Source: an optimization exercise on an open RTL-to-GDS flow (aim: small area). Production flows keep margins and buffers that such runs may drop.
In this exercise RTL edits were held to simulation tests only and were not proved equivalent to the original.
Power figures rest on the tool's default switching activity, not on a simulated workload.

[flow/config.mk]
export PLATFORM = sky130hd
export DESIGN_NAME = dmac
export DESIGN_NICKNAME = dmac
export VERILOG_FILES = /design/flow/design.v
export SDC_FILE = /design/flow/constraint.sdc
export NUM_CORES = 4
export LEC_CHECK = 0
export CAP_MARGIN = 20
export CORE_MARGIN = 2
export CORE_UTILIZATION = 40
export PLACE_DENSITY = 0.6
export SLEW_MARGIN = 20
[flow/design.v]
`timescale 1ns/1ps
module fifo(
    input clk,
    input rstn,
    input clear,
    input wr,
    input rd,
    input [31:0]wdata,
    output reg [31:0]rdata ,
    output full,
    output empty
);
parameter n=7;
reg [31:0]mem [0:n];
reg [9:0]wr_ptr;
reg [9:0]rd_ptr;
reg full_in;
reg empty_in;
always @(posedge clk or negedge rstn)
    if (!rstn)
        wr_ptr<=0;
    else if (clear)
        wr_ptr<=0;
    else if (wr)
        wr_ptr<=wr_ptr+1;
always @(posedge clk or negedge rstn)
    if (!rstn)
        rd_ptr<=0;
    else if (clear)
        rd_ptr<=0;
    else if (rd)
        rd_ptr<=rd_ptr+1;
integer i;
always @(posedge clk or negedge rstn)
    if (!rstn) begin
        for (i=0; i<=n; i=i+1)
            mem[i]<=0;
    end
    else if (wr)
        mem[wr_ptr[2:0]]<=wdata;
always @(posedge clk or negedge rstn)
    if (!rstn)
        rdata<=0;
    else if (rd)
        rdata<=mem[rd_ptr[2:0]];
always @(posedge clk or negedge rstn)
    if (!rstn)
        full_in<=0;
    else if (wr && (wr_ptr+1==rd_ptr) && (~rd) || wr_ptr==n && rd_ptr==0 )           
        full_in<=1;
    else if (rd && (~wr)) 
        full_in<=0;
assign full=full_in || (wr && (wr_ptr+1==rd_ptr) && (~rd));
always @(posedge clk or negedge rstn)
    if (!rstn)
        empty_in<=1;
    else if (rd && (rd_ptr+1==wr_ptr) && (~wr))
        empty_in<=1;
    else if (wr && (~rd)) 
        empty_in<=0;
assign empty=empty_in || (rd && (rd_ptr+1==wr_ptr) && (~wr));
endmodule
`timescale 1ns/1ps
module channel(
    input clk,
    input rstn,
    input clr_0,
    input wr_0,
    input rd_0,
    input [31:0] wdata_0,
    output[31:0]rdata_0 ,
    output full_0,
    output empty_0,
    input clr_1,
    input wr_1,
    input rd_1,
    input [31:0] wdata_1,
    output[31:0]rdata_1 ,
    output full_1,
    output empty_1,
    input clr_2,
    input wr_2,
    input rd_2,
    input [31:0] wdata_2,
    output[31:0]rdata_2 ,
    output full_2,
    output empty_2,
    input clr_3,
    input wr_3,
    input rd_3,
    input [31:0] wdata_3,
    output[31:0]rdata_3 ,
    output full_3,
    output empty_3
);
fifo u0_fifo (
    .clk    (clk),
    .rstn   (rstn),
    .clear  (clr_0),
    .wr     (wr_0),
    .rd     (rd_0),
    .wdata  (wdata_0),
    .rdata  (rdata_0),
    .full   (full_0),
    .empty  (empty_0)
);
fifo u1_fifo (
    .clk    (clk),
    .rstn   (rstn),
    .clear  (clr_1),
    .wr     (wr_1),
    .rd     (rd_1),
    .wdata  (wdata_1),
    .rdata  (rdata_1),
    .full   (full_1),
    .empty  (empty_1)
);
fifo u2_fifo (
    .clk    (clk),
    .rstn   (rstn),
    .clear  (clr_2),
    .wr     (wr_2),
    .rd     (rd_2),
    .wdata  (wdata_2),
    .rdata  (rdata_2),
    .full   (full_2),
    .empty  (empty_2)
);
fifo u3_fifo (
    .clk    (clk),
    .rstn   (rstn),
    .clear  (clr_3),
    .wr     (wr_3),
    .rd     (rd_3),
    .wdata  (wdata_3),
    .rdata  (rdata_3),
    .full   (full_3),
    .empty  (empty_3)
);
endmodule
`timescale 1ns/1ps
module arbiter(
    input clk,
    input rstn,
    input req_0,
    input req_1,
    input req_2,
    input req_3,
    input ch_0_en,
    input ch_1_en,
    input ch_2_en,
    input ch_3_en,
    input target_0,
    input target_1,
    input target_2,
    input target_3,
    output reg en_0,
    output reg en_1,
    output reg en_2,
    output reg en_3,
    output reg ack_0,
    output reg ack_1,
    output reg ack_2,
    output reg ack_3,
    input      req_done,
    input      ch_0_t0_done,
    input      ch_1_t0_done,
    input      ch_2_t0_done,
    input      ch_3_t0_done,
    input      fifo_0_empty,
    input      fifo_1_empty,
    input      fifo_2_empty,
    input      fifo_3_empty,
    input      fifo_0_full,
    input      fifo_1_full,
    input      fifo_2_full,
    input      fifo_3_full
 );
parameter IDLE =9'b000000001;        
parameter ST_0 =9'b000000010;        
parameter W_0  =9'b000000100;        
parameter ST_1 =9'b000001000;
parameter W_1  =9'b000010000;
parameter ST_2 =9'b000100000;
parameter W_2  =9'b001000000;
parameter ST_3 =9'b010000000;
parameter W_3  =9'b100000000;
reg [8:0]cs;
reg [8:0]ns;
always @(posedge clk or negedge rstn)
    if (!rstn)
        cs<=IDLE;
    else 
        cs<=ns;
always @(*)
    case (cs)
        IDLE:begin
            if (req_0 && (~ack_0))
                ns=ST_0;
            else if (req_1 && (~ack_1))
                ns=ST_1;
            else if (req_2 && (~ack_2))
                ns=ST_2;
            else if (req_3 && (~ack_3))
                ns=ST_3;
            else if (ch_0_en && (~ch_0_t0_done) && (~target_0))      
                ns=ST_0;
            else if (ch_1_en && (~ch_1_t0_done) && (~target_1))
                ns=ST_1;
            else if (ch_2_en && (~ch_2_t0_done) && (~target_2))
                ns=ST_2;
            else if (ch_3_en && (~ch_3_t0_done) && (~target_3))
                ns=ST_3;
            else if (ch_0_en && (~fifo_0_empty) && (target_0))        
                ns=ST_0;
            else if (ch_1_en && (~fifo_1_empty) && (target_1))
                ns=ST_1;
            else if (ch_2_en && (~fifo_2_empty) && (target_2))
                ns=ST_2;
            else if (ch_3_en && (~fifo_3_empty) && (target_3))
                ns=ST_3;
            else 
                ns=IDLE;
            end
        ST_0:ns=W_0;         
        W_0 :begin
            if (~req_done) 
                ns=W_0;
            else if (req_1)
                ns=ST_1;
            else if (req_2)
                ns=ST_2;
            else if (req_3)
                ns=ST_3;
            else if (ch_1_en && (~ch_1_t0_done) && (~target_1))
                ns=ST_1;
            else if (ch_2_en && (~ch_2_t0_done) && (~target_2))
                ns=ST_2;
            else if (ch_3_en && (~ch_3_t0_done) && (~target_3))
                ns=ST_3;
            else if (ch_1_en && (~fifo_1_empty) && (target_1))
                ns=ST_1;
            else if (ch_2_en && (~fifo_2_empty) && (target_2))
                ns=ST_2;
            else if (ch_3_en && (~fifo_3_empty) && (target_3))
                ns=ST_3;
            else if (req_done)
                ns=IDLE;
            else 
                ns=W_0;
            end
        ST_1:
            ns=W_1;
        W_1 :begin
            if (~req_done)
                ns=W_1;
            else if (req_2)
                ns=ST_2;
            else if (req_3)
                ns=ST_3;
            else if (ch_2_en && (~ch_2_t0_done) && (~target_2))
                ns=ST_2;
            else if (ch_3_en && (~ch_3_t0_done) && (~target_3))
                ns=ST_3;
            else if (ch_2_en && (~fifo_2_empty) && (target_2))
                ns=ST_2;
            else if (ch_3_en && (~fifo_3_empty) && (target_3))
                ns=ST_3;
            else if (req_done)
                ns=IDLE;
            else 
                ns=W_1;
            end
        ST_2: 
            ns=W_2;
        W_2 :begin
            if (~req_done)
                ns=W_2;
            else if (req_3)
                ns=ST_3;
            else if (ch_3_en && (~ch_3_t0_done) && (~target_3))
                ns=ST_3;
            else if (ch_3_en && (~fifo_3_empty) && (target_3))
                ns=ST_3;
            else if (req_done)
                ns=IDLE;
            else 
                ns=W_2;
            end
        ST_3:
            ns=W_3;
        W_3 :begin
            if (~req_done)
                ns=W_3;
            else
                ns=IDLE;
            end
        default: 
            ns=IDLE;
    endcase
always @(posedge clk or negedge rstn)
    if (!rstn)
        en_0<=0;
    else if (ns==W_0)        
        en_0<=1;
    else 
        en_0<=0;
always @(posedge clk or negedge rstn)
    if (!rstn)
        en_1<=0;
    else if (ns==W_1)
        en_1<=1;
    else 
        en_1<=0;
always @(posedge clk or negedge rstn)
    if (!rstn)
        en_2<=0;
    else if (ns==W_2)
        en_2<=1;
    else 
        en_2<=0;
always @(posedge clk or negedge rstn)
    if (!rstn)
        en_3<=0;
    else if (ns==W_3)
        en_3<=1;
    else 
        en_3<=0;
always @(posedge clk or negedge rstn)
    if (!rstn)
        ack_0<=0;
    else if (cs==W_0  && req_done && req_0)       
        ack_0<=1;
    else 
        ack_0<=0;
always @(posedge clk or negedge rstn)
    if (!rstn)
        ack_1<=0;
    else if (cs==W_1  && req_done && req_1)
        ack_1<=1;
    else 
        ack_1<=0;
always @(posedge clk or negedge rstn)
    if (!rstn)
        ack_2<=0;
    else if (cs==W_2  && req_done && req_2)
        ack_2<=1;
    else 
        ack_2<=0; 
always @(posedge clk or negedge rstn)
    if (!rstn)
        ack_3<=0;
    else if (cs==W_3  && req_done && req_3)
        ack_3<=1;
    else 
        ack_3<=0;
endmodule
`timescale 1ns/1ps
module channel_ctrl(
    input clk,
    input rstn,
    input req_0,
    input req_1,
    input req_2,
    input req_3,
    output wr,
    output rd,
    output [31:0] addr,     
    output [31:0] wdata,
    input  [31:0] rdata,
    input         rd_en,
    input en_0,
    input en_1,
    input en_2,
    input en_3,
    input target_0,
    input target_1,
    input target_2,
    input target_3,
    input [9:0] ch_0_size,
    input [9:0] ch_1_size,
    input [9:0] ch_2_size,
    input [9:0] ch_3_size,
    input [31:0] ch_0_sour,
    input [31:0] ch_0_dest,
    input [31:0] ch_1_sour,
    input [31:0] ch_1_dest,
    input [31:0] ch_2_sour,
    input [31:0] ch_2_dest,
    input [31:0] ch_3_sour,
    input [31:0] ch_3_dest,
    input fifo_0_empty,
    input fifo_1_empty,
    input fifo_2_empty,
    input fifo_3_empty,
    input fifo_0_full,
    input fifo_1_full,
    input fifo_2_full,
    input fifo_3_full,
    output wr_fifo_0,
    output [31:0] wr_fifo_data_0,
    output rd_fifo_0,
    input  [31:0] rd_fifo_data_0,
    output wr_fifo_1,
    output [31:0] wr_fifo_data_1,
    output rd_fifo_1,
    input  [31:0] rd_fifo_data_1,
    output wr_fifo_2,
    output [31:0] wr_fifo_data_2,
    output rd_fifo_2,
    input  [31:0] rd_fifo_data_2,
    output wr_fifo_3,
    output [31:0] wr_fifo_data_3,
    output rd_fifo_3,
    input  [31:0] rd_fifo_data_3,
    input hready_in,
    output req_done,
    output reg ch_0_t0_done,             
    output reg ch_1_t0_done,
    output reg ch_2_t0_done,
    output reg ch_3_t0_done
);
parameter MAX_TRANS=8;
parameter TRANS_W=3; 
reg [9:0] cnt_t0_0;
reg [9:0] cnt_t0_1;
reg [9:0] cnt_t0_2;
reg [9:0] cnt_t0_3;
reg [TRANS_W-1:0] t0_cnt;
wire              t0_mt_done;
wire              peri_t0_req;
wire              peri_t1_req;
wire              mem_t0_req;
wire              mem_t1_req;
wire             ch0_t0_en;
wire             ch1_t0_en;
wire             ch2_t0_en;
wire             ch3_t0_en;
wire             ch0_t1_en;
wire             ch1_t1_en;
wire             ch2_t1_en;
wire             ch3_t1_en;
reg   [31:0]     rd_addr_0;
reg   [31:0]     rd_addr_1;
reg   [31:0]     rd_addr_2;
reg   [31:0]     rd_addr_3;
wire  [31:0]     t0_rm_addr;         
wire  [31:0]     t0_wp_addr;         
reg              t0_wr;
reg              t0_rd;
wire             t0_done;               
wire  [31:0]     t1_rp_addr;
wire  [31:0]     t1_wm_addr;
reg              t1_wr;
reg              t1_rd;
wire            wr_fifo;
wire     [31:0] wr_fifo_data;
wire            rd_fifo;
reg             en_0_d;
reg             en_1_d;
reg             en_2_d;
reg             en_3_d;
wire            en_0_r;
wire            en_1_r;
wire            en_2_r;
wire            en_3_r;
reg             en_0_r_d;
reg             en_1_r_d;
reg             en_2_r_d;
reg             en_3_r_d;
reg   [31:0] rd_addr_t1_0;
reg   [31:0] rd_addr_t1_1;
reg   [31:0] rd_addr_t1_2;
reg   [31:0] rd_addr_t1_3;
reg [5:0] s0_cs;
reg [5:0] s0_ns;
parameter S0_IDLE   = 6'b000000;
parameter S0_R_M    = 6'b000001;
parameter S0_WAIT_R = 6'b000010;
parameter S0_W_P    = 6'b000100;
parameter S0_WAIT_W = 6'b001000;
assign ch0_t0_en=en_0==1 && target_0==0;     
assign ch1_t0_en=en_1==1 && target_1==0;
assign ch2_t0_en=en_2==1 && target_2==0;
assign ch3_t0_en=en_3==1 && target_3==0;
assign peri_t0_req =(req_0 && ch0_t0_en && fifo_0_empty==0) || 
                    (req_1 && ch1_t0_en && fifo_1_empty==0) ||
                    (req_2 && ch2_t0_en && fifo_2_empty==0) ||
                    (req_3 && ch3_t0_en && fifo_3_empty==0) ;
assign mem_t0_req=(ch0_t0_en | ch1_t0_en | ch2_t0_en | ch3_t0_en ) && (~t0_done);
always @(posedge clk or negedge rstn)
    if (!rstn)
        s0_cs<=S0_IDLE;
    else 
        s0_cs<=s0_ns;
always @(*)
    case (s0_cs)
        S0_IDLE: if (peri_t0_req)
                    s0_ns=S0_W_P;
                 else if (mem_t0_req)
                    s0_ns=S0_R_M;
                 else 
                    s0_ns=S0_IDLE;
        S0_R_M:  s0_ns=S0_WAIT_R;
        S0_WAIT_R: if (rd_en && (t0_mt_done || t0_done ))       
                        s0_ns=S0_IDLE;
                   else if (rd_en && (~t0_mt_done)) 
                        s0_ns=S0_R_M;
                   else 
                        s0_ns=S0_WAIT_R;
        S0_W_P:  s0_ns=  S0_WAIT_W;
        S0_WAIT_W: if (hready_in)
                      s0_ns=S0_IDLE;
                   else 
                      s0_ns=  S0_WAIT_W;
        default : s0_ns=S0_IDLE;
    endcase
always @(posedge clk or negedge rstn)
    if (!rstn)
        cnt_t0_0<=0;
    else if (target_0)
        cnt_t0_0<=0;
    else if (en_0 && s0_cs==S0_R_M)
        cnt_t0_0<=cnt_t0_0+1;
always @(posedge clk or negedge rstn)
    if (!rstn)
        cnt_t0_1<=0;
    else if (target_1)
        cnt_t0_1<=0;
    else if (en_1 && s0_cs==S0_R_M)
        cnt_t0_1<=cnt_t0_1+1;
always @(posedge clk or negedge rstn)
    if (!rstn)
        cnt_t0_2<=0;
    else if (target_2)
        cnt_t0_2<=0;
    else if (en_2 && s0_cs==S0_R_M)
        cnt_t0_2<=cnt_t0_2+1;
always @(posedge clk or negedge rstn)
    if (!rstn)
        cnt_t0_3<=0;
    else if (target_3)
        cnt_t0_3<=0;
    else if (en_3 && s0_cs==S0_R_M)
        cnt_t0_3<=cnt_t0_3+1;
always @(posedge clk or negedge rstn)
    if (!rstn)
        t0_cnt<={(TRANS_W){1'b0}};
    else if (s0_cs==S0_IDLE)
        t0_cnt<={(TRANS_W){1'b0}};
    else if(s0_cs==S0_R_M)
        t0_cnt<=t0_cnt+1;
assign t0_mt_done=t0_cnt==0 && s0_cs==S0_WAIT_R;
always @(posedge clk or negedge rstn)
    if (!rstn)
        ch_0_t0_done<=0;
    else if (en_0 && target_0==0 && cnt_t0_0==ch_0_size)
        ch_0_t0_done<=1;
always @(posedge clk or negedge rstn)
    if (!rstn)
        ch_1_t0_done<=0;
    else if (en_1 && target_1==0 && cnt_t0_1==ch_1_size)
        ch_1_t0_done<=1;
always @(posedge clk or negedge rstn)
    if (!rstn)
        ch_2_t0_done<=0;
    else if (en_2 && target_2==0 && cnt_t0_2==ch_2_size)
        ch_2_t0_done<=1;
always @(posedge clk or negedge rstn)
    if (!rstn)
        ch_3_t0_done<=0;
    else if (en_3 && target_3==0 && cnt_t0_3==ch_3_size)
        ch_3_t0_done<=1;
assign t0_done=ch_0_t0_done | ch_1_t0_done | ch_2_t0_done | ch_3_t0_done;
always @(posedge clk or negedge rstn)
    if (!rstn)
        t0_wr<=0;
    else if (s0_cs==S0_W_P)
        t0_wr<=1;
    else 
        t0_wr<=0;
always @(posedge clk or negedge rstn)
    if (!rstn)
        t0_rd<=0;
    else if (s0_cs==S0_R_M)
        t0_rd<=1;
    else 
        t0_rd<=0;
always @(posedge clk or negedge rstn)
    if (!rstn)
        rd_addr_0<=0;
    else if (en_0 && cnt_t0_0==0)
        rd_addr_0<=ch_0_sour;
    else if (en_0 && s0_cs==S0_R_M)
        rd_addr_0<=rd_addr_0+4;              
always @(posedge clk or negedge rstn)
    if (!rstn)
        rd_addr_1<=0;
    else if (en_1 && cnt_t0_1==0)
        rd_addr_1<=ch_1_sour;
    else if (en_1 && s0_cs==S0_R_M)
        rd_addr_1<=rd_addr_1+4;
always @(posedge clk or negedge rstn)
    if (!rstn)
        rd_addr_2<=0;
    else if (en_2 && cnt_t0_2==0)
        rd_addr_2<=ch_2_sour;
    else if (en_2 && s0_cs==S0_R_M)
        rd_addr_2<=rd_addr_2+4;
always @(posedge clk or negedge rstn)
    if (!rstn)
        rd_addr_3<=0;
    else if (en_3 && cnt_t0_3==0)
        rd_addr_3<=ch_3_sour;
    else if (en_3 && s0_cs==S0_R_M)
        rd_addr_3<=rd_addr_3+4;
assign t0_rm_addr=(en_0)?rd_addr_0:
                  (en_1)?rd_addr_1:
                  (en_2)?rd_addr_2:
                  (en_3)?rd_addr_3:'d0;
assign t0_wp_addr=(en_0)?ch_0_dest:
                  (en_1)?ch_1_dest:
                  (en_2)?ch_2_dest:
                  (en_3)?ch_3_dest:'d0;
reg [5:0] s1_cs;
reg [5:0] s1_ns;
parameter S1_IDLE   = 6'b000000;
parameter S1_R_P    = 6'b000001;
parameter S1_WAIT_R = 6'b000010;
parameter S1_W_M    = 6'b000100;
parameter S1_WAIT_W = 6'b001000;
assign ch0_t1_en=en_0==1 && target_0==1;
assign ch1_t1_en=en_1==1 && target_1==1;
assign ch2_t1_en=en_2==1 && target_2==1;
assign ch3_t1_en=en_3==1 && target_3==1;
assign peri_t1_req =(req_0 && ch0_t1_en && fifo_0_full==0) ||
                    (req_1 && ch1_t1_en && fifo_1_full==0) ||
                    (req_2 && ch2_t1_en && fifo_2_full==0) ||
                    (req_3 && ch3_t1_en && fifo_3_full==0) ;  
assign mem_t1_req=ch0_t1_en | ch1_t1_en | ch2_t1_en | ch3_t1_en; 
always @(posedge clk or negedge rstn)
    if (!rstn)
        s1_cs<=S1_IDLE;
    else 
        s1_cs<=s1_ns;
always @(*)
    case (s1_cs)
        S1_IDLE: if (peri_t1_req)
                    s1_ns=S1_R_P;
                 else if (mem_t1_req)
                    s1_ns=S1_W_M;
                 else 
                    s1_ns=S1_IDLE;
        S1_R_P:  s1_ns=S1_WAIT_R;
        S1_WAIT_R: if (rd_en)
                        s1_ns=S1_IDLE;
                   else 
                        s1_ns=S1_WAIT_R;
        S1_W_M:  s1_ns=  S1_WAIT_W;
        S1_WAIT_W: if (hready_in)
                      s1_ns=S1_IDLE;
                   else 
                      s1_ns=  S1_WAIT_W;
        default : s1_ns=S1_IDLE;
    endcase 
always @(posedge clk or negedge rstn)
    if (!rstn)
        t1_wr<=0;
    else if (s1_cs==S1_W_M)
        t1_wr<=1;
    else 
        t1_wr<=0;
always @(posedge clk or negedge rstn)
    if (!rstn)
        t1_rd<=0;
    else if (s1_cs==S1_R_P)
        t1_rd<=1;
    else 
        t1_rd<=0;
always @(posedge clk or negedge rstn)
    if (!rstn) begin
        en_0_d<=0;
        en_1_d<=0;
        en_2_d<=0;
        en_3_d<=0;
    end
    else begin
        en_0_d<=en_0;
        en_1_d<=en_1;
        en_2_d<=en_2;
        en_3_d<=en_3;
    end
assign en_0_r=en_0 && (~en_0_d);
assign en_1_r=en_1 && (~en_1_d); 
assign en_2_r=en_2 && (~en_2_d);
assign en_3_r=en_3 && (~en_3_d);
always @(posedge clk or negedge rstn)
    if (!rstn) 
        en_0_r_d<=0;
    else if (en_0_r)
        en_0_r_d<=1;
always @(posedge clk or negedge rstn)
    if (!rstn) 
        en_1_r_d<=0;
    else if (en_1_r)
        en_1_r_d<=1;
always @(posedge clk or negedge rstn)
    if (!rstn) 
        en_2_r_d<=0;
    else if (en_2_r)
        en_2_r_d<=1;
always @(posedge clk or negedge rstn)
    if (!rstn) 
        en_3_r_d<=0;
    else if (en_3_r)
        en_3_r_d<=1;
always @(posedge clk or negedge rstn)
    if (!rstn)
        rd_addr_t1_0<=0;
    else if (en_0_r && (en_0_r_d==0) && (target_0==1) )
        rd_addr_t1_0<=ch_0_dest;
    else if (en_0 && s1_cs==S1_WAIT_W)
        rd_addr_t1_0<=rd_addr_t1_0+4;
always @(posedge clk or negedge rstn)
    if (!rstn)
        rd_addr_t1_1<=0;
    else if (en_1_r && (en_1_r_d==0) && (target_1==1) )
        rd_addr_t1_1<=ch_1_dest;
    else if (en_1 && s1_cs==S1_WAIT_W)
        rd_addr_t1_1<=rd_addr_t1_1+4;
always @(posedge clk or negedge rstn)
    if (!rstn)
        rd_addr_t1_2<=0;
    else if (en_2_r && (en_2_r_d==0) && (target_2==1) )
        rd_addr_t1_2<=ch_2_dest;
    else if (en_2 && s1_cs==S1_WAIT_W)
        rd_addr_t1_2<=rd_addr_t1_2+4;
always @(posedge clk or negedge rstn)
    if (!rstn)
        rd_addr_t1_3<=0;
    else if (en_3_r && (en_3_r_d==0) && (target_3==1) )
        rd_addr_t1_3<=ch_3_dest;
    else if (en_3 && s1_cs==S1_WAIT_W)
        rd_addr_t1_3<=rd_addr_t1_3+4;
assign t1_rp_addr=(en_0) ? ch_0_sour:(
                  (en_1) ? ch_1_sour:(
                  (en_2) ? ch_2_sour:(
                  (en_3) ? ch_3_sour: 0
                  )
                  )
                  );
assign t1_wm_addr=(en_0) ? rd_addr_t1_0:(
                  (en_1) ? rd_addr_t1_1:(
                  (en_2) ? rd_addr_t1_2:(
                  (en_3) ? rd_addr_t1_3: 0
                  )
                  )
                  );
assign wr_fifo      =rd_en; 
assign wr_fifo_data =rdata;
assign rd_fifo_t0   =s0_cs==S0_W_P;
assign rd_fifo_t1   =s1_cs==S1_W_M;
assign rd_fifo      =rd_fifo_t0 | rd_fifo_t1;
assign wr_fifo_0    =en_0 && wr_fifo;
assign rd_fifo_0    =en_0 && rd_fifo;
assign wr_fifo_data_0 = (en_0)? wr_fifo_data:0;
assign wr_fifo_1    =en_1 && wr_fifo;
assign rd_fifo_1    =en_1 && rd_fifo;
assign wr_fifo_data_1 = (en_1)? wr_fifo_data:0;
assign wr_fifo_2    =en_2 && wr_fifo;
assign rd_fifo_2    =en_2 && rd_fifo;
assign wr_fifo_data_2 = (en_2)? wr_fifo_data:0;
assign wr_fifo_3    =en_3 && wr_fifo;
assign rd_fifo_3    =en_3 && rd_fifo;
assign wr_fifo_data_3 = (en_3)? wr_fifo_data:0;
assign addr =(t0_rd)? t0_rm_addr:(
             (t0_wr)? t0_wp_addr:(
             (t1_rd)? t1_rp_addr:(
             (t1_wr)? t1_wm_addr:0
             )
             )
             );
assign wdata =(wr)?(
              (en_0)?rd_fifo_data_0:(
              (en_1)?rd_fifo_data_1:(
              (en_2)?rd_fifo_data_2:(
              (en_3)?rd_fifo_data_3:0
              )
              )
              )
              ):0;
assign  wr  =t0_wr |  t1_wr;
assign  rd  =t0_rd |  t1_rd;
assign req_done =(rd_en && t0_mt_done) || (rd_en && t0_done ) || 
                 (s0_cs==S0_WAIT_W && hready_in) || (s1_cs==S1_WAIT_R && rd_en)
                 || (s1_cs==S1_WAIT_W && hready_in);
endmodule
`timescale 1ns / 1ps
module ahb_ctrl(
    input clk,
    input rstn,
    input wr,
    input rd,
    input [31:0]addr,
    input [31:0]wdata,
    output [31:0]rdata,
    output rd_en,
    output hsel,
    output [1:0]htrans,
    output [2:0]hsize,
    output hwrite,
    output [31:0]haddr,
    output reg [31:0]hwdata,
    input hreadyin,
    input hresp,
    input [31:0]hrdata
);
parameter IDLE = 3'b001;
parameter S0 = 3'b010;
parameter S1 = 3'b100; 
reg [2:0] cs;
reg [2:0] ns;
reg [31:0] addr_reg;
reg [31:0] wdata_reg;
reg wr_reg ;
reg wr_reg2;
reg rd_reg ;
reg rd_reg2;
always @(posedge clk or negedge rstn) begin
    if(!rstn) 
        cs <= IDLE;
    else 
        cs <= ns;
end
always @(*) begin
    case (cs)
        IDLE : begin
            if(wr||rd)begin
                ns = S0;
            end 
            else begin
                ns = IDLE;
            end
            end
        S0 : begin
            ns = S1;
            end
        S1 :begin
                if(hreadyin==1'b1 && (wr||rd))      
                    ns = S0;
                else if(hreadyin==1'b1)
                    ns = IDLE;
                else 
                    ns = S1;         
            end
        default: ns = IDLE ;
    endcase
end
always@(posedge clk or negedge rstn) begin 
    if (!rstn) begin
        wr_reg <= 1'b0;
        wr_reg2 <= 1'b0;
        rd_reg <= 1'b0;
        rd_reg2<= 1'b0;
    end else begin
        wr_reg <= wr;
        rd_reg <= rd;
        wr_reg2 <=wr_reg;
        rd_reg2<= rd_reg;
    end
end
always@(posedge clk or negedge rstn) begin 
        if(!rstn) begin
            addr_reg<=32'h0;
        end else if(wr || rd) begin
            addr_reg<=addr;
        end
end
always@(posedge clk or negedge rstn) begin 
    if(!rstn) begin
        wdata_reg<=32'h0;
    end else if(wr) begin 
        wdata_reg<=wdata;
    end
end
assign hsel = (cs==S0)||(cs==S1 &&(wr_reg || rd_reg)) ;
assign htrans = ( hsel == 1'b1 )? 2'h2:2'h0;                     
assign hsize = ( hsel == 1'b1 )? 2'h2:2'h0;                      
assign hwrite =wr_reg ;
assign haddr = ( hsel == 1'b1 )?addr_reg:32'h0;
always@(posedge clk or negedge rstn) begin
    if(!rstn) begin
        hwdata<=32'h0;
    end else if(hsel) begin 
        hwdata<=wdata_reg;
    end 
end 
assign rd_en = cs == S1 && hreadyin==1'b1&& (rd_reg2);
assign rdata = (rd_en == 1'b1 ) ? hrdata : 32'h0; 
endmodule
`timescale 1ns / 10ps
module dmac_intf(
    input        HCLK       ,  
    input        HRESETn    , 
    input        HSEL       , 
    input        HREADY     , 
    input[1:0]   HTRANS     , 
    input[2:0]   HSIZE      , 
    input        HWRITE     , 
    input[31:0]  HADDR      , 
    input[31:0]  HWDATA     , 
    output       HREADYOUT  , 
    output       HRESP      , 
    output reg [31:0] HRDATA,
    output       ch_0_en    ,  
    output       ch_0_target,   
    output[9: 0] ch_0_size    , 
    output       ch_1_en    , 
    output       ch_1_target, 
    output[9: 0] ch_1_size    , 
    output       ch_2_en    , 
    output       ch_2_target,  
    output[9: 0] ch_2_size  , 
    output       ch_3_en    , 
    output       ch_3_target,  
    output[9: 0] ch_3_size ,
    output reg [31:0] ch_0_sour ,   
    output reg [31:0] ch_0_dest ,  
    output reg [31:0] ch_1_sour ,  
    output reg [31:0] ch_1_dest ,  
    output reg [31:0] ch_2_sour ,
    output reg [31:0] ch_2_dest ,
    output reg [31:0] ch_3_sour ,
    output reg [31:0] ch_3_dest  
);
parameter BASE_ADDR = 32'h40000000;
wire       ahb_access ;     
wire       ahb_read   ;     
reg        ahb_write   ;   
reg [31:0] haddr_d      ;  
reg [31:0] ch_0_ctrl      ; 
reg [31:0] ch_1_ctrl      ;
reg [31:0] ch_2_ctrl      ;
reg [31:0] ch_3_ctrl      ;
wire       ch_0_ctrl_en;      
wire       ch_0_sour_en;  
wire       ch_0_dest_en;  
wire       ch_1_ctrl_en;  
wire       ch_1_sour_en;  
wire       ch_1_dest_en;     
wire       ch_2_ctrl_en;  
wire       ch_2_sour_en;  
wire       ch_2_dest_en;
wire       ch_3_ctrl_en;
wire       ch_3_sour_en;
wire       ch_3_dest_en;
assign ahb_access = HTRANS[1] & HSEL & HREADY ;
assign ahb_read = ahb_access & (~HWRITE ) ;
always@(posedge HCLK or negedge HRESETn) begin
    if(!HRESETn)begin
        ahb_write <= 1'b0;
    end 
    else begin
        ahb_write <= ahb_access & HWRITE ;
    end
end
always@(posedge HCLK or negedge HRESETn) begin
    if(!HRESETn) begin
        haddr_d <= 32'h0 ;  
    end 
    else if(ahb_access & HWRITE) begin
        haddr_d <= HADDR ;
    end
end
assign ch_0_ctrl_en= (ahb_write==1'b1)&&(haddr_d==BASE_ADDR+0);
assign ch_0_sour_en= (ahb_write==1'b1)&&(haddr_d==BASE_ADDR+4);
assign ch_0_dest_en= (ahb_write==1'b1)&&(haddr_d==BASE_ADDR+8);
assign ch_1_ctrl_en= (ahb_write==1'b1)&&(haddr_d==BASE_ADDR+12); 
assign ch_1_sour_en= (ahb_write==1'b1)&&(haddr_d==BASE_ADDR+16); 
assign ch_1_dest_en= (ahb_write==1'b1)&&(haddr_d==BASE_ADDR+20); 
assign ch_2_ctrl_en= (ahb_write==1'b1)&&(haddr_d==BASE_ADDR+24); 
assign ch_2_sour_en= (ahb_write==1'b1)&&(haddr_d==BASE_ADDR+28); 
assign ch_2_dest_en= (ahb_write==1'b1)&&(haddr_d==BASE_ADDR+32); 
assign ch_3_ctrl_en= (ahb_write==1'b1)&&(haddr_d==BASE_ADDR+36); 
assign ch_3_sour_en= (ahb_write==1'b1)&&(haddr_d==BASE_ADDR+40); 
assign ch_3_dest_en= (ahb_write==1'b1)&&(haddr_d==BASE_ADDR+44); 
always@(posedge HCLK or negedge HRESETn) begin       
    if(!HRESETn) begin
        ch_0_ctrl<=32'h0;
    end else if(ch_0_ctrl_en) begin
        ch_0_ctrl<= HWDATA;                          
    end
end
always@(posedge HCLK or negedge HRESETn) begin
    if(!HRESETn) begin
        ch_0_sour<=32'h0 ;
    end else if(ch_0_sour_en) begin
        ch_0_sour<= HWDATA ;                         
    end
end
always@(posedge HCLK or negedge HRESETn) begin
    if(!HRESETn) begin
        ch_0_dest<=32'h0 ;
    end else if(ch_0_dest_en) begin 
        ch_0_dest<= HWDATA ;                         
    end
end
always@(posedge HCLK or negedge HRESETn) begin
    if(!HRESETn) begin
        ch_1_ctrl<=32'h0;
    end else if(ch_1_ctrl_en) begin
        ch_1_ctrl<= HWDATA;                         
    end
end
always@(posedge HCLK or negedge HRESETn) begin
    if(!HRESETn) begin
        ch_1_sour<=32'h0 ;
    end else if(ch_1_sour_en) begin
        ch_1_sour<= HWDATA ;                      
    end
end
always@(posedge HCLK or negedge HRESETn) begin
    if(!HRESETn) begin
        ch_1_dest<=32'h0 ;
    end else if(ch_1_dest_en) begin 
        ch_1_dest<= HWDATA ;                   
    end
end
always@(posedge HCLK or negedge HRESETn) begin
    if(!HRESETn) begin
        ch_2_ctrl<=32'h0;
    end else if(ch_2_ctrl_en) begin
        ch_2_ctrl<= HWDATA;                         
    end
end
always@(posedge HCLK or negedge HRESETn) begin
    if(!HRESETn) begin
        ch_2_sour<=32'h0 ;
    end else if(ch_2_sour_en) begin
        ch_2_sour<= HWDATA ;                      
    end
end
always@(posedge HCLK or negedge HRESETn) begin
    if(!HRESETn) begin
        ch_2_dest<=32'h0 ;
    end else if(ch_2_dest_en) begin 
        ch_2_dest<= HWDATA ;                   
    end
end
always@(posedge HCLK or negedge HRESETn) begin
    if(!HRESETn) begin
        ch_3_ctrl<=32'h0;
    end else if(ch_3_ctrl_en) begin
        ch_3_ctrl<= HWDATA;                         
    end
end
always@(posedge HCLK or negedge HRESETn) begin
    if(!HRESETn) begin
        ch_3_sour<=32'h0 ;
    end else if(ch_3_sour_en) begin
        ch_3_sour<= HWDATA ;                      
    end
end
always@(posedge HCLK or negedge HRESETn) begin
    if(!HRESETn) begin
        ch_3_dest<=32'h0 ;
    end else if(ch_3_dest_en) begin 
        ch_3_dest<= HWDATA ;                   
    end
end
assign ch_0_en = ch_0_ctrl[0] ;
assign ch_0_target= ch_0_ctrl[4] ;       
assign ch_0_size = ch_0_ctrl[17:8] ; 
assign ch_1_en = ch_1_ctrl[0] ;
assign ch_1_target= ch_1_ctrl[4] ;
assign ch_1_size = ch_1_ctrl[17:8] ;
assign ch_2_en = ch_2_ctrl[0] ;
assign ch_2_target= ch_2_ctrl[4] ;
assign ch_2_size = ch_2_ctrl[17:8] ;
assign ch_3_en = ch_3_ctrl[0] ;
assign ch_3_target= ch_3_ctrl[4] ;
assign ch_3_size = ch_3_ctrl[17:8] ;
always@(posedge HCLK or negedge HRESETn)begin
    if(!HRESETn) begin
        HRDATA <= 32'h0;
    end else if(ahb_read==1'b1 && HADDR==BASE_ADDR+0 )begin
        HRDATA <= ch_0_ctrl;
    end else if(ahb_read==1'b1 && HADDR==BASE_ADDR+4 )begin
        HRDATA <= ch_0_sour;
    end else if(ahb_read==1'b1 && HADDR==BASE_ADDR+8 )begin
        HRDATA <= ch_0_dest;
    end else if(ahb_read==1'b1 && HADDR==BASE_ADDR+12)begin
        HRDATA <= ch_1_ctrl;
    end else if(ahb_read==1'b1 && HADDR==BASE_ADDR+16)begin
        HRDATA <= ch_1_sour;
    end else if(ahb_read==1'b1 && HADDR==BASE_ADDR+20)begin
        HRDATA <= ch_1_dest;
    end else if(ahb_read==1'b1 && HADDR==BASE_ADDR+24)begin
        HRDATA <= ch_2_ctrl;
    end else if(ahb_read==1'b1 && HADDR==BASE_ADDR+28)begin
        HRDATA <= ch_2_sour;
    end else if(ahb_read==1'b1 && HADDR==BASE_ADDR+32)begin
        HRDATA <= ch_2_dest;
    end else if(ahb_read==1'b1 && HADDR==BASE_ADDR+36)begin
        HRDATA <= ch_3_ctrl;
    end else if(ahb_read==1'b1 && HADDR==BASE_ADDR+40)begin 
        HRDATA <= ch_3_sour;
    end else if(ahb_read==1'b1 && HADDR==BASE_ADDR+44)begin 
        HRDATA <= ch_3_dest;
    end
end
assign HRESP = 0;            
assign HREADYOUT = 1;       
endmodule
`timescale 1ns/1ps
module dmac(
input             HCLK,
input             HRESETn,
input             HSEL_SLV,
input             HREADYIN_SLV,
input       [1: 0]HTRANS_SLV,
input       [2: 0]HSIZE_SLV,
input             HWRITE_SLV,
input       [31:0]HADDR_SLV,
input       [31:0]HWDATA_SLV,
output            HREADYOUT_SLV,
output            HRESP_SLV,
output      [31:0]HRDATA_SLV,
output            HSEL,
output      [1: 0]HTRANS,
output      [2: 0]HSIZE,
output            HWRITE,
output      [31:0]HADDR,
output      [31:0]HWDATA,
input             HREADY_IN, 
input             HRESP,
input       [31:0]HRDATA,
input           req_0,
output          ack_0,
input           req_1,
output          ack_1,
input           req_2,
output          ack_2,
input           req_3,
output          ack_3
);
wire [9:0]ch_0_size;
wire [9:0]ch_1_size;
wire [9:0]ch_2_size;
wire [9:0]ch_3_size;
wire [31:0]ch_0_sour;
wire [31:0]ch_0_dest;
wire [31:0]ch_1_sour;
wire [31:0]ch_1_dest;
wire [31:0]ch_2_sour;
wire [31:0]ch_2_dest;
wire [31:0]ch_3_sour;
wire [31:0]ch_3_dest;
wire [31:0]addr;
wire [31:0]wdata;
wire [31:0]rdata;
wire [31:0]wr_fifo_data_0;
wire [31:0]rd_fifo_data_0;
wire [31:0]wr_fifo_data_1;
wire [31:0]rd_fifo_data_1;
wire [31:0]wr_fifo_data_2;
wire [31:0]rd_fifo_data_2;
wire [31:0]wr_fifo_data_3;
wire [31:0]rd_fifo_data_3;
dmac_intf dmac_intface(
.HCLK       (      HCLK   ),
.HRESETn    (      HRESETn),
.HSEL       (     HSEL_SLV),
.HREADY     (   HREADYIN_SLV), 
.HTRANS     (   HTRANS_SLV),
.HSIZE      (    HSIZE_SLV),
.HWRITE     (   HWRITE_SLV),
.HADDR      (    HADDR_SLV),
.HWDATA     (   HWDATA_SLV),
.HREADYOUT  (HREADYOUT_SLV), 
.HRESP      (    HRESP_SLV),
.HRDATA     (   HRDATA_SLV),
.ch_0_en    (ch_0_en    ),
.ch_0_target(ch_0_target),
.ch_0_size  (ch_0_size  ),
.ch_1_en    (ch_1_en    ),
.ch_1_target(ch_1_target),
.ch_1_size  (ch_1_size  ),
.ch_2_en    (ch_2_en    ),
.ch_2_target(ch_2_target),
.ch_2_size  (ch_2_size  ),
.ch_3_en    (ch_3_en    ),
.ch_3_target(ch_3_target),
.ch_3_size  (ch_3_size  ),
.ch_0_sour  (ch_0_sour  ),
.ch_0_dest  (ch_0_dest  ),
.ch_1_sour  (ch_1_sour  ),
.ch_1_dest  (ch_1_dest  ),
.ch_2_sour  (ch_2_sour  ),
.ch_2_dest  (ch_2_dest  ),
.ch_3_sour  (ch_3_sour  ),
.ch_3_dest  (ch_3_dest  )
);
ahb_ctrl dmac_ahb_ctrl(
.clk       (HCLK     ),
.rstn       (HRESETn  ),
.wr        (wr       ),
.rd        (rd       ),
.addr      (addr     ),
.wdata     (wdata    ),
.rdata     (rdata    ),
.rd_en     (rd_en    ),
.hsel      (     HSEL),
.htrans    (   HTRANS),
.hsize     (    HSIZE),
.hwrite    (   HWRITE),
.haddr     (    HADDR),
.hwdata    (   HWDATA),
.hreadyin (HREADY_IN), 
.hresp     (    HRESP),
.hrdata    (   HRDATA)
);
channel_ctrl dmac_channel_ctrl(
.clk            (HCLK   )       ,
.rstn            (HRESETn)       ,
.req_0          (req_0   )      ,
.req_1          (req_1   )      ,
.req_2          (req_2   )      ,
.req_3          (req_3   )      ,
.wr             (wr      )      ,
.rd             (rd      )      ,
.addr           (addr    )      ,
.wdata          (wdata   )      ,
.rdata          (rdata   )      ,
.rd_en          (rd_en   )      ,
.en_0           (en_0    )      ,
.en_1           (en_1    )      ,
.en_2           (en_2    )      ,
.en_3           (en_3    )      ,
.target_0       (ch_0_target)   ,
.target_1       (ch_1_target)   ,
.target_2       (ch_2_target)   ,
.target_3       (ch_3_target)   ,
.ch_0_size      (ch_0_size)     ,
.ch_1_size      (ch_1_size)     ,
.ch_2_size      (ch_2_size)     ,
.ch_3_size      (ch_3_size)     ,
.ch_0_sour      (ch_0_sour)     ,
.ch_0_dest      (ch_0_dest)     ,
.ch_1_sour      (ch_1_sour)     ,
.ch_1_dest      (ch_1_dest)     ,
.ch_2_sour      (ch_2_sour)     ,
.ch_2_dest      (ch_2_dest)     ,
.ch_3_sour      (ch_3_sour)     ,
.ch_3_dest      (ch_3_dest)     ,
.fifo_0_empty   (fifo_0_empty  ),
.fifo_1_empty   (fifo_1_empty  ),
.fifo_2_empty   (fifo_2_empty  ),
.fifo_3_empty   (fifo_3_empty  ),
.fifo_0_full    (fifo_0_full   ),
.fifo_1_full    (fifo_1_full   ),
.fifo_2_full    (fifo_2_full   ),
.fifo_3_full    (fifo_3_full   ),
.wr_fifo_0      (wr_fifo_0     ),
.wr_fifo_data_0 (wr_fifo_data_0),
.rd_fifo_0      (rd_fifo_0     ),
.rd_fifo_data_0 (rd_fifo_data_0),
.wr_fifo_1      (wr_fifo_1     ),
.wr_fifo_data_1 (wr_fifo_data_1),
.rd_fifo_1      (rd_fifo_1     ),
.rd_fifo_data_1 (rd_fifo_data_1),
.wr_fifo_2      (wr_fifo_2     ),
.wr_fifo_data_2 (wr_fifo_data_2),
.rd_fifo_2      (rd_fifo_2     ),
.rd_fifo_data_2 (rd_fifo_data_2),
.wr_fifo_3      (wr_fifo_3     ),
.wr_fifo_data_3 (wr_fifo_data_3),
.rd_fifo_3      (rd_fifo_3     ),
.rd_fifo_data_3 (rd_fifo_data_3),
.hready_in         (HREADY_IN)     , 
.req_done       (req_done)      ,
.ch_0_t0_done   (ch_0_t0_done)  ,
.ch_1_t0_done   (ch_1_t0_done)  ,
.ch_2_t0_done   (ch_2_t0_done)  ,
.ch_3_t0_done   (ch_3_t0_done)
);
arbiter dmac_arbiter(
.clk          (HCLK         ),
.rstn          (HRESETn      ),
.req_0        (req_0       ),
.req_1        (req_1       ),
.req_2        (req_2       ),
.req_3        (req_3       ),
.ch_0_en      (ch_0_en     ),
.ch_1_en      (ch_1_en     ),
.ch_2_en      (ch_2_en     ),
.ch_3_en      (ch_3_en     ),
.target_0     (ch_0_target ),
.target_1     (ch_1_target ),
.target_2     (ch_2_target ),
.target_3     (ch_3_target ),
.en_0         (en_0        ),
.en_1         (en_1        ),
.en_2         (en_2        ),
.en_3         (en_3        ),
.ack_0        (ack_0       ),
.ack_1        (ack_1       ),
.ack_2        (ack_2       ),
.ack_3        (ack_3       ),
.req_done     (req_done    ),
.ch_0_t0_done (ch_0_t0_done),
.ch_1_t0_done (ch_1_t0_done),
.ch_2_t0_done (ch_2_t0_done),
.ch_3_t0_done (ch_3_t0_done),
.fifo_0_empty (fifo_0_empty),
.fifo_1_empty (fifo_1_empty),
.fifo_2_empty (fifo_2_empty),
.fifo_3_empty (fifo_3_empty),
.fifo_0_full  (fifo_0_full ),
.fifo_1_full  (fifo_1_full ),
.fifo_2_full  (fifo_2_full ),
.fifo_3_full  (fifo_3_full )
);
channel dmac_channel(
.    clk (HCLK   )             ,
.    rstn (HRESETn)             ,
.  clr_0 (1'b0)                ,
.   wr_0 (     wr_fifo_0)      ,
.   rd_0 (     rd_fifo_0)      ,
.wdata_0 (wr_fifo_data_0)      ,
.rdata_0 (rd_fifo_data_0)      ,
. full_0 (        fifo_0_full) ,
.empty_0 (        fifo_0_empty),
.  clr_1 (1'b0)                ,
.   wr_1 (     wr_fifo_1)      ,
.   rd_1 (     rd_fifo_1)      ,
.wdata_1 (wr_fifo_data_1)      ,
.rdata_1 (rd_fifo_data_1)      ,
. full_1 (        fifo_1_full) ,
.empty_1 (        fifo_1_empty),
.  clr_2 (1'b0)                ,
.   wr_2 (     wr_fifo_2)      ,
.   rd_2 (     rd_fifo_2)      ,
.wdata_2 (wr_fifo_data_2)      ,
.rdata_2 (rd_fifo_data_2)      ,
. full_2 (        fifo_2_full) ,
.empty_2 (        fifo_2_empty),
.  clr_3 (1'b0)                ,
.   wr_3 (     wr_fifo_3)      ,
.   rd_3 (     rd_fifo_3)      ,
.wdata_3 (wr_fifo_data_3)      ,
.rdata_3 (rd_fifo_data_3)      ,
. full_3 (        fifo_3_full) ,
.empty_3 (        fifo_3_empty)
);
endmodule 
[flow/run.sh]
#!/bin/bash
# synth_recipe.tcl (not shown) runs the flow's synth.tcl, then flattens the netlist and writes it again
# the make line also repeats each setting of config.mk as NAME=value (left out here)
make -C /OpenROAD-flow-scripts/flow DESIGN_CONFIG=/design/flow/config.mk WORK_HOME=/design/flow/orfs CLKGATE_MAP_FILE= SYNTH_SCRIPT=/design/flow/synth_recipe.tcl finish
[flow/constraint.sdc]
create_clock -name core_clock -period 10.0 [get_ports {HCLK}]
set_input_delay 2.0000 -clock core_clock [delete_from_list [all_inputs] [get_ports {HCLK}]]
set_output_delay 2.0000 -clock core_clock [all_outputs]
set_load 0.01 [all_outputs]
Fig. 1: supply network
Pins as bars on the die edge.
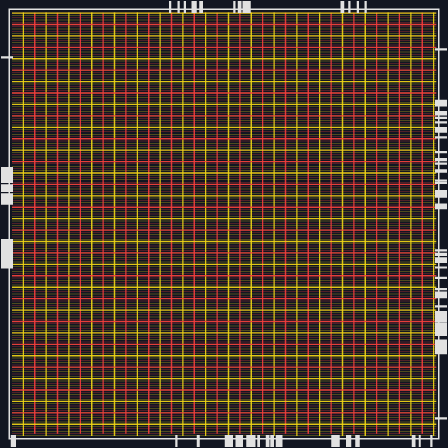
colour	net
red	VDD
yellow	VSS
rows	185
met1 rails	186
Vert. Die Dim: 510 microns
die width: 510 microns
maximum VDD drop: 0.184 mV

Fig. 2: critical path on the layout
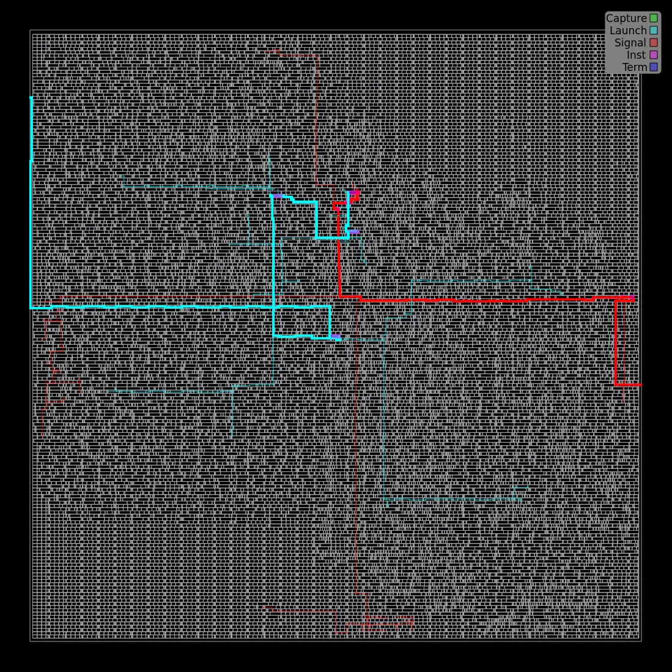
TNS Setup: 0 ns
fin worst setup slack: 4.11 ns
Finished Layout Cells: 12,700
final core occ: 0.454
crit path time final: 5.89 ns

==> summary.txt <==
Post-synth EDFFs 0; Non-CTS buffers 411; GR Layer Usage met1 0.360; HP Class reg2reg; slowest cell on the critical path buf_4; Worst Path Required 8.00 ns; commonest cells after routing, fill and taps aside dfrtp_1, mux2_2, nand2_1; Clock-cell share 0.0677; fraction of area in multi-input gates 0.398; first-pass GRT wire length 536,000 microns; # diodes 17; clkbuf count 345; Avg Vias per Cell 6.11; unrepaired setup endpoints after global routing no; Hold-fix buffers, CTS 0; Residual DRC 0; FP Rows 185; Tot Pwr 22,000 uW; CP startpoint dmac_ahb_ctrl.cs[2]$_DFF_PN0_; Primary FF master, synth dfrtp_1; worst path cell trace nor2b_1 -> o21ai_0 -> a21oi_4 -> buf_4 -> and2_1 -> clkdlybuf4s50_1; Netlist Area Pre-Place 102,000 sq um; post-synth top area cell dfrtp_1; DPL Wire Length 243,000 microns; Syn Inst Count 9,212; Synth Area in Adders 0.00808; async set-or-reset flop fraction in the synthesized netlist 1.00; family with the most delay on the worst path buffers and inverters; WP buf/inv 2; met2 Usage GRT 0.438; Area Growth Syn to Fin 13.0%; skew final 0.126 ns; Hold Path Cell Cnt 0; clk pwr 8800 uW; final hold viol count 0; CTS tree built; Sink Count 2,131; status complete, no violations; initial core utilization 0.402; Max H-tree Level 4; ANT nets after route 0; last element of the critical path HADDR[0]; Seq group 10,100 uW; post-synthesis sequential area ratio 0.522; Synth Area in Compound Gates 0.128; Worst Hold End dmac_ahb_ctrl.rd_reg2$_DFF_PN0_; Lkg Pwr 0.0516 uW; Syn. warnings 44; highest-power group sequential cells; Sw Ratio 0.300; Root Buffer clkbuf_16; WL final 370,000 microns; critical path arrival 3.89 ns; Power Dens Cells 191 nW/um^2; CP Class reg2out; post-synthesis xor/xnor area fraction 0.0355; CP Depth 6; #FFs+latches synth 2,131; DRT Pass-1 Iters 7; R2R depth 7; internal power 15,400 uW; cts bufs inserted 228; area fraction of the dominant cell type after synthesis 0.520; Clock power frac 0.400; met3 WL 31,700 microns; largest net degree at the start of global routing 183; worst-margin pin slew 1.18 ns; die footprint 260,000 sq um; grt met3 use 0.0682; P_sw 6610 uW; Slew headroom 0.210; R2R Setup Slk 5.68 ns; total track usage 0.280; crit path max fanout 63; cts repair resizes 0; Commonest cells post-synth dfrtp_1, mux2_2, nand2_1; most common cell after layout, fill and taps aside dfrtp_1; CP max stage delay 0.84 ns; IO Port Bufs 210; buffer share of cell area 0.0328; met2 routed WL 168,000 microns; Syn Area/Cell 11.1 sq um; f_max 170 MHz; routed len/inst 29.2 microns; # nets final 9,268; GR peak layer met2; top post-synthesis cells by area dfrtp_1, mux2_2, nand2_1; clock buffer depth 3; Synth Area in Simple Gates 0.0959; seq_cells 2,131; hold_sp dmac_ahb_ctrl.rd_reg$_DFF_PN0_; Storage cell area 53,400 sq um; Comb group 3120 uW; reg2reg end dmac_arbiter.cs[0]$_DFF_PN1_; count leader, synth dfrtp_1; Initial DRC Count 8,705; Reg clk slew, reported paths 0.06 ns; # Taps 3,366; MaxCap Viol Count 0; final-report setup violation count 0; Critical Path Source Type flop; main combinational cell family by area after synthesis multiplexers; initial antenna violation count 35; fillers 23,200; top routing layer used met5; post-synthesis mux area share 0.179; area post-placement 108,000 sq um; setup bufs post-CTS 0; GP Congestion 0.993; DRT met1 WL 149,000 microns; post-synth cell types 89; max-slew violations 0; comb_multi_in 6,242; sequential share of power 0.459; Non-CTS inverters 76; Worst R2R Start dmac_arbiter.en_1$_DFF_PN0_; WHS 0.376 ns; vias in the first global route 76,900; Vias 77,300; fraction of layout cells with a size suffix above 1 0.246; Placement Setup Slack 3.48 ns; clock latency (worst-skew pair) 0.93 ns; Comb power frac 0.142; Crit. End Element primary output; area occupied by multi-input gates 46,000 sq um; placed instance count 12,200; Overflow after GRT 0; period utilization 0.589; IO Count 221; Leading cell kind sequential cells
Fig. 3: placed cells, one colour a class
Scale bar: 200 microns. Fill, decap, tap and diode cells in grey.
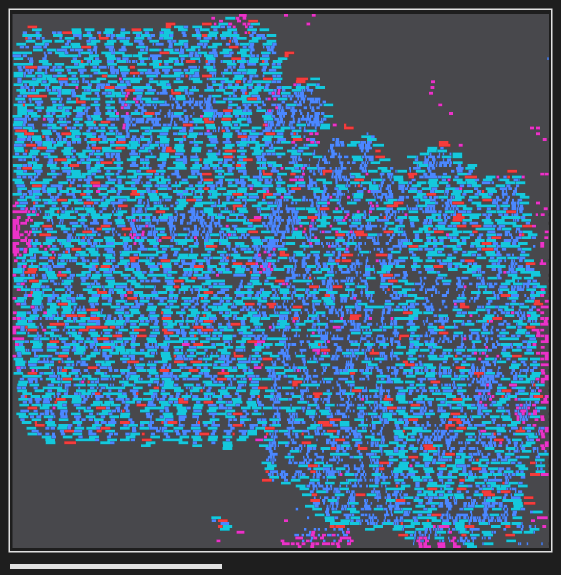
colour	class	cells	share of their area
blue	all other logic	6,318	42%
red	clock drivers and dummy loads	414	7.0%
cyan	flip-flops	2,131	48%
magenta	other buffers and delay cells	411	3.4%
post-route design area: 116,000 sq um
Core Box Area: 254,000 sq um
sequential share of cell area: 0.462

static timing again, ports no longer ideal:
No port has a modelled driver above. Below, the same layout with a new extraction and two added sets of constraints. Step 1, drivers: a clkbuf_16 drives HCLK and a buf_2 each remaining input, both assumed. Step 2 moves the port delays by t, midway between the first and last clock arrival at a register: inputs arrive t later, outputs are due t later. That takes back most of the time a late clock gives input paths. a / b / c = ideal / step 1 / step 2; a / b = the first two.
t (ns): 0.960
slack for setup (ns): 4.107 / 4.015 / 3.259
clock arrival spread, ns: 0.128 / 0.128
worst register clock-pin slew, ns: 0.07 / 0.07
After both steps setup and hold are still met in this run. The setup slack of this run moves by -0.092 ns with the drivers and by -0.848 ns with both steps.
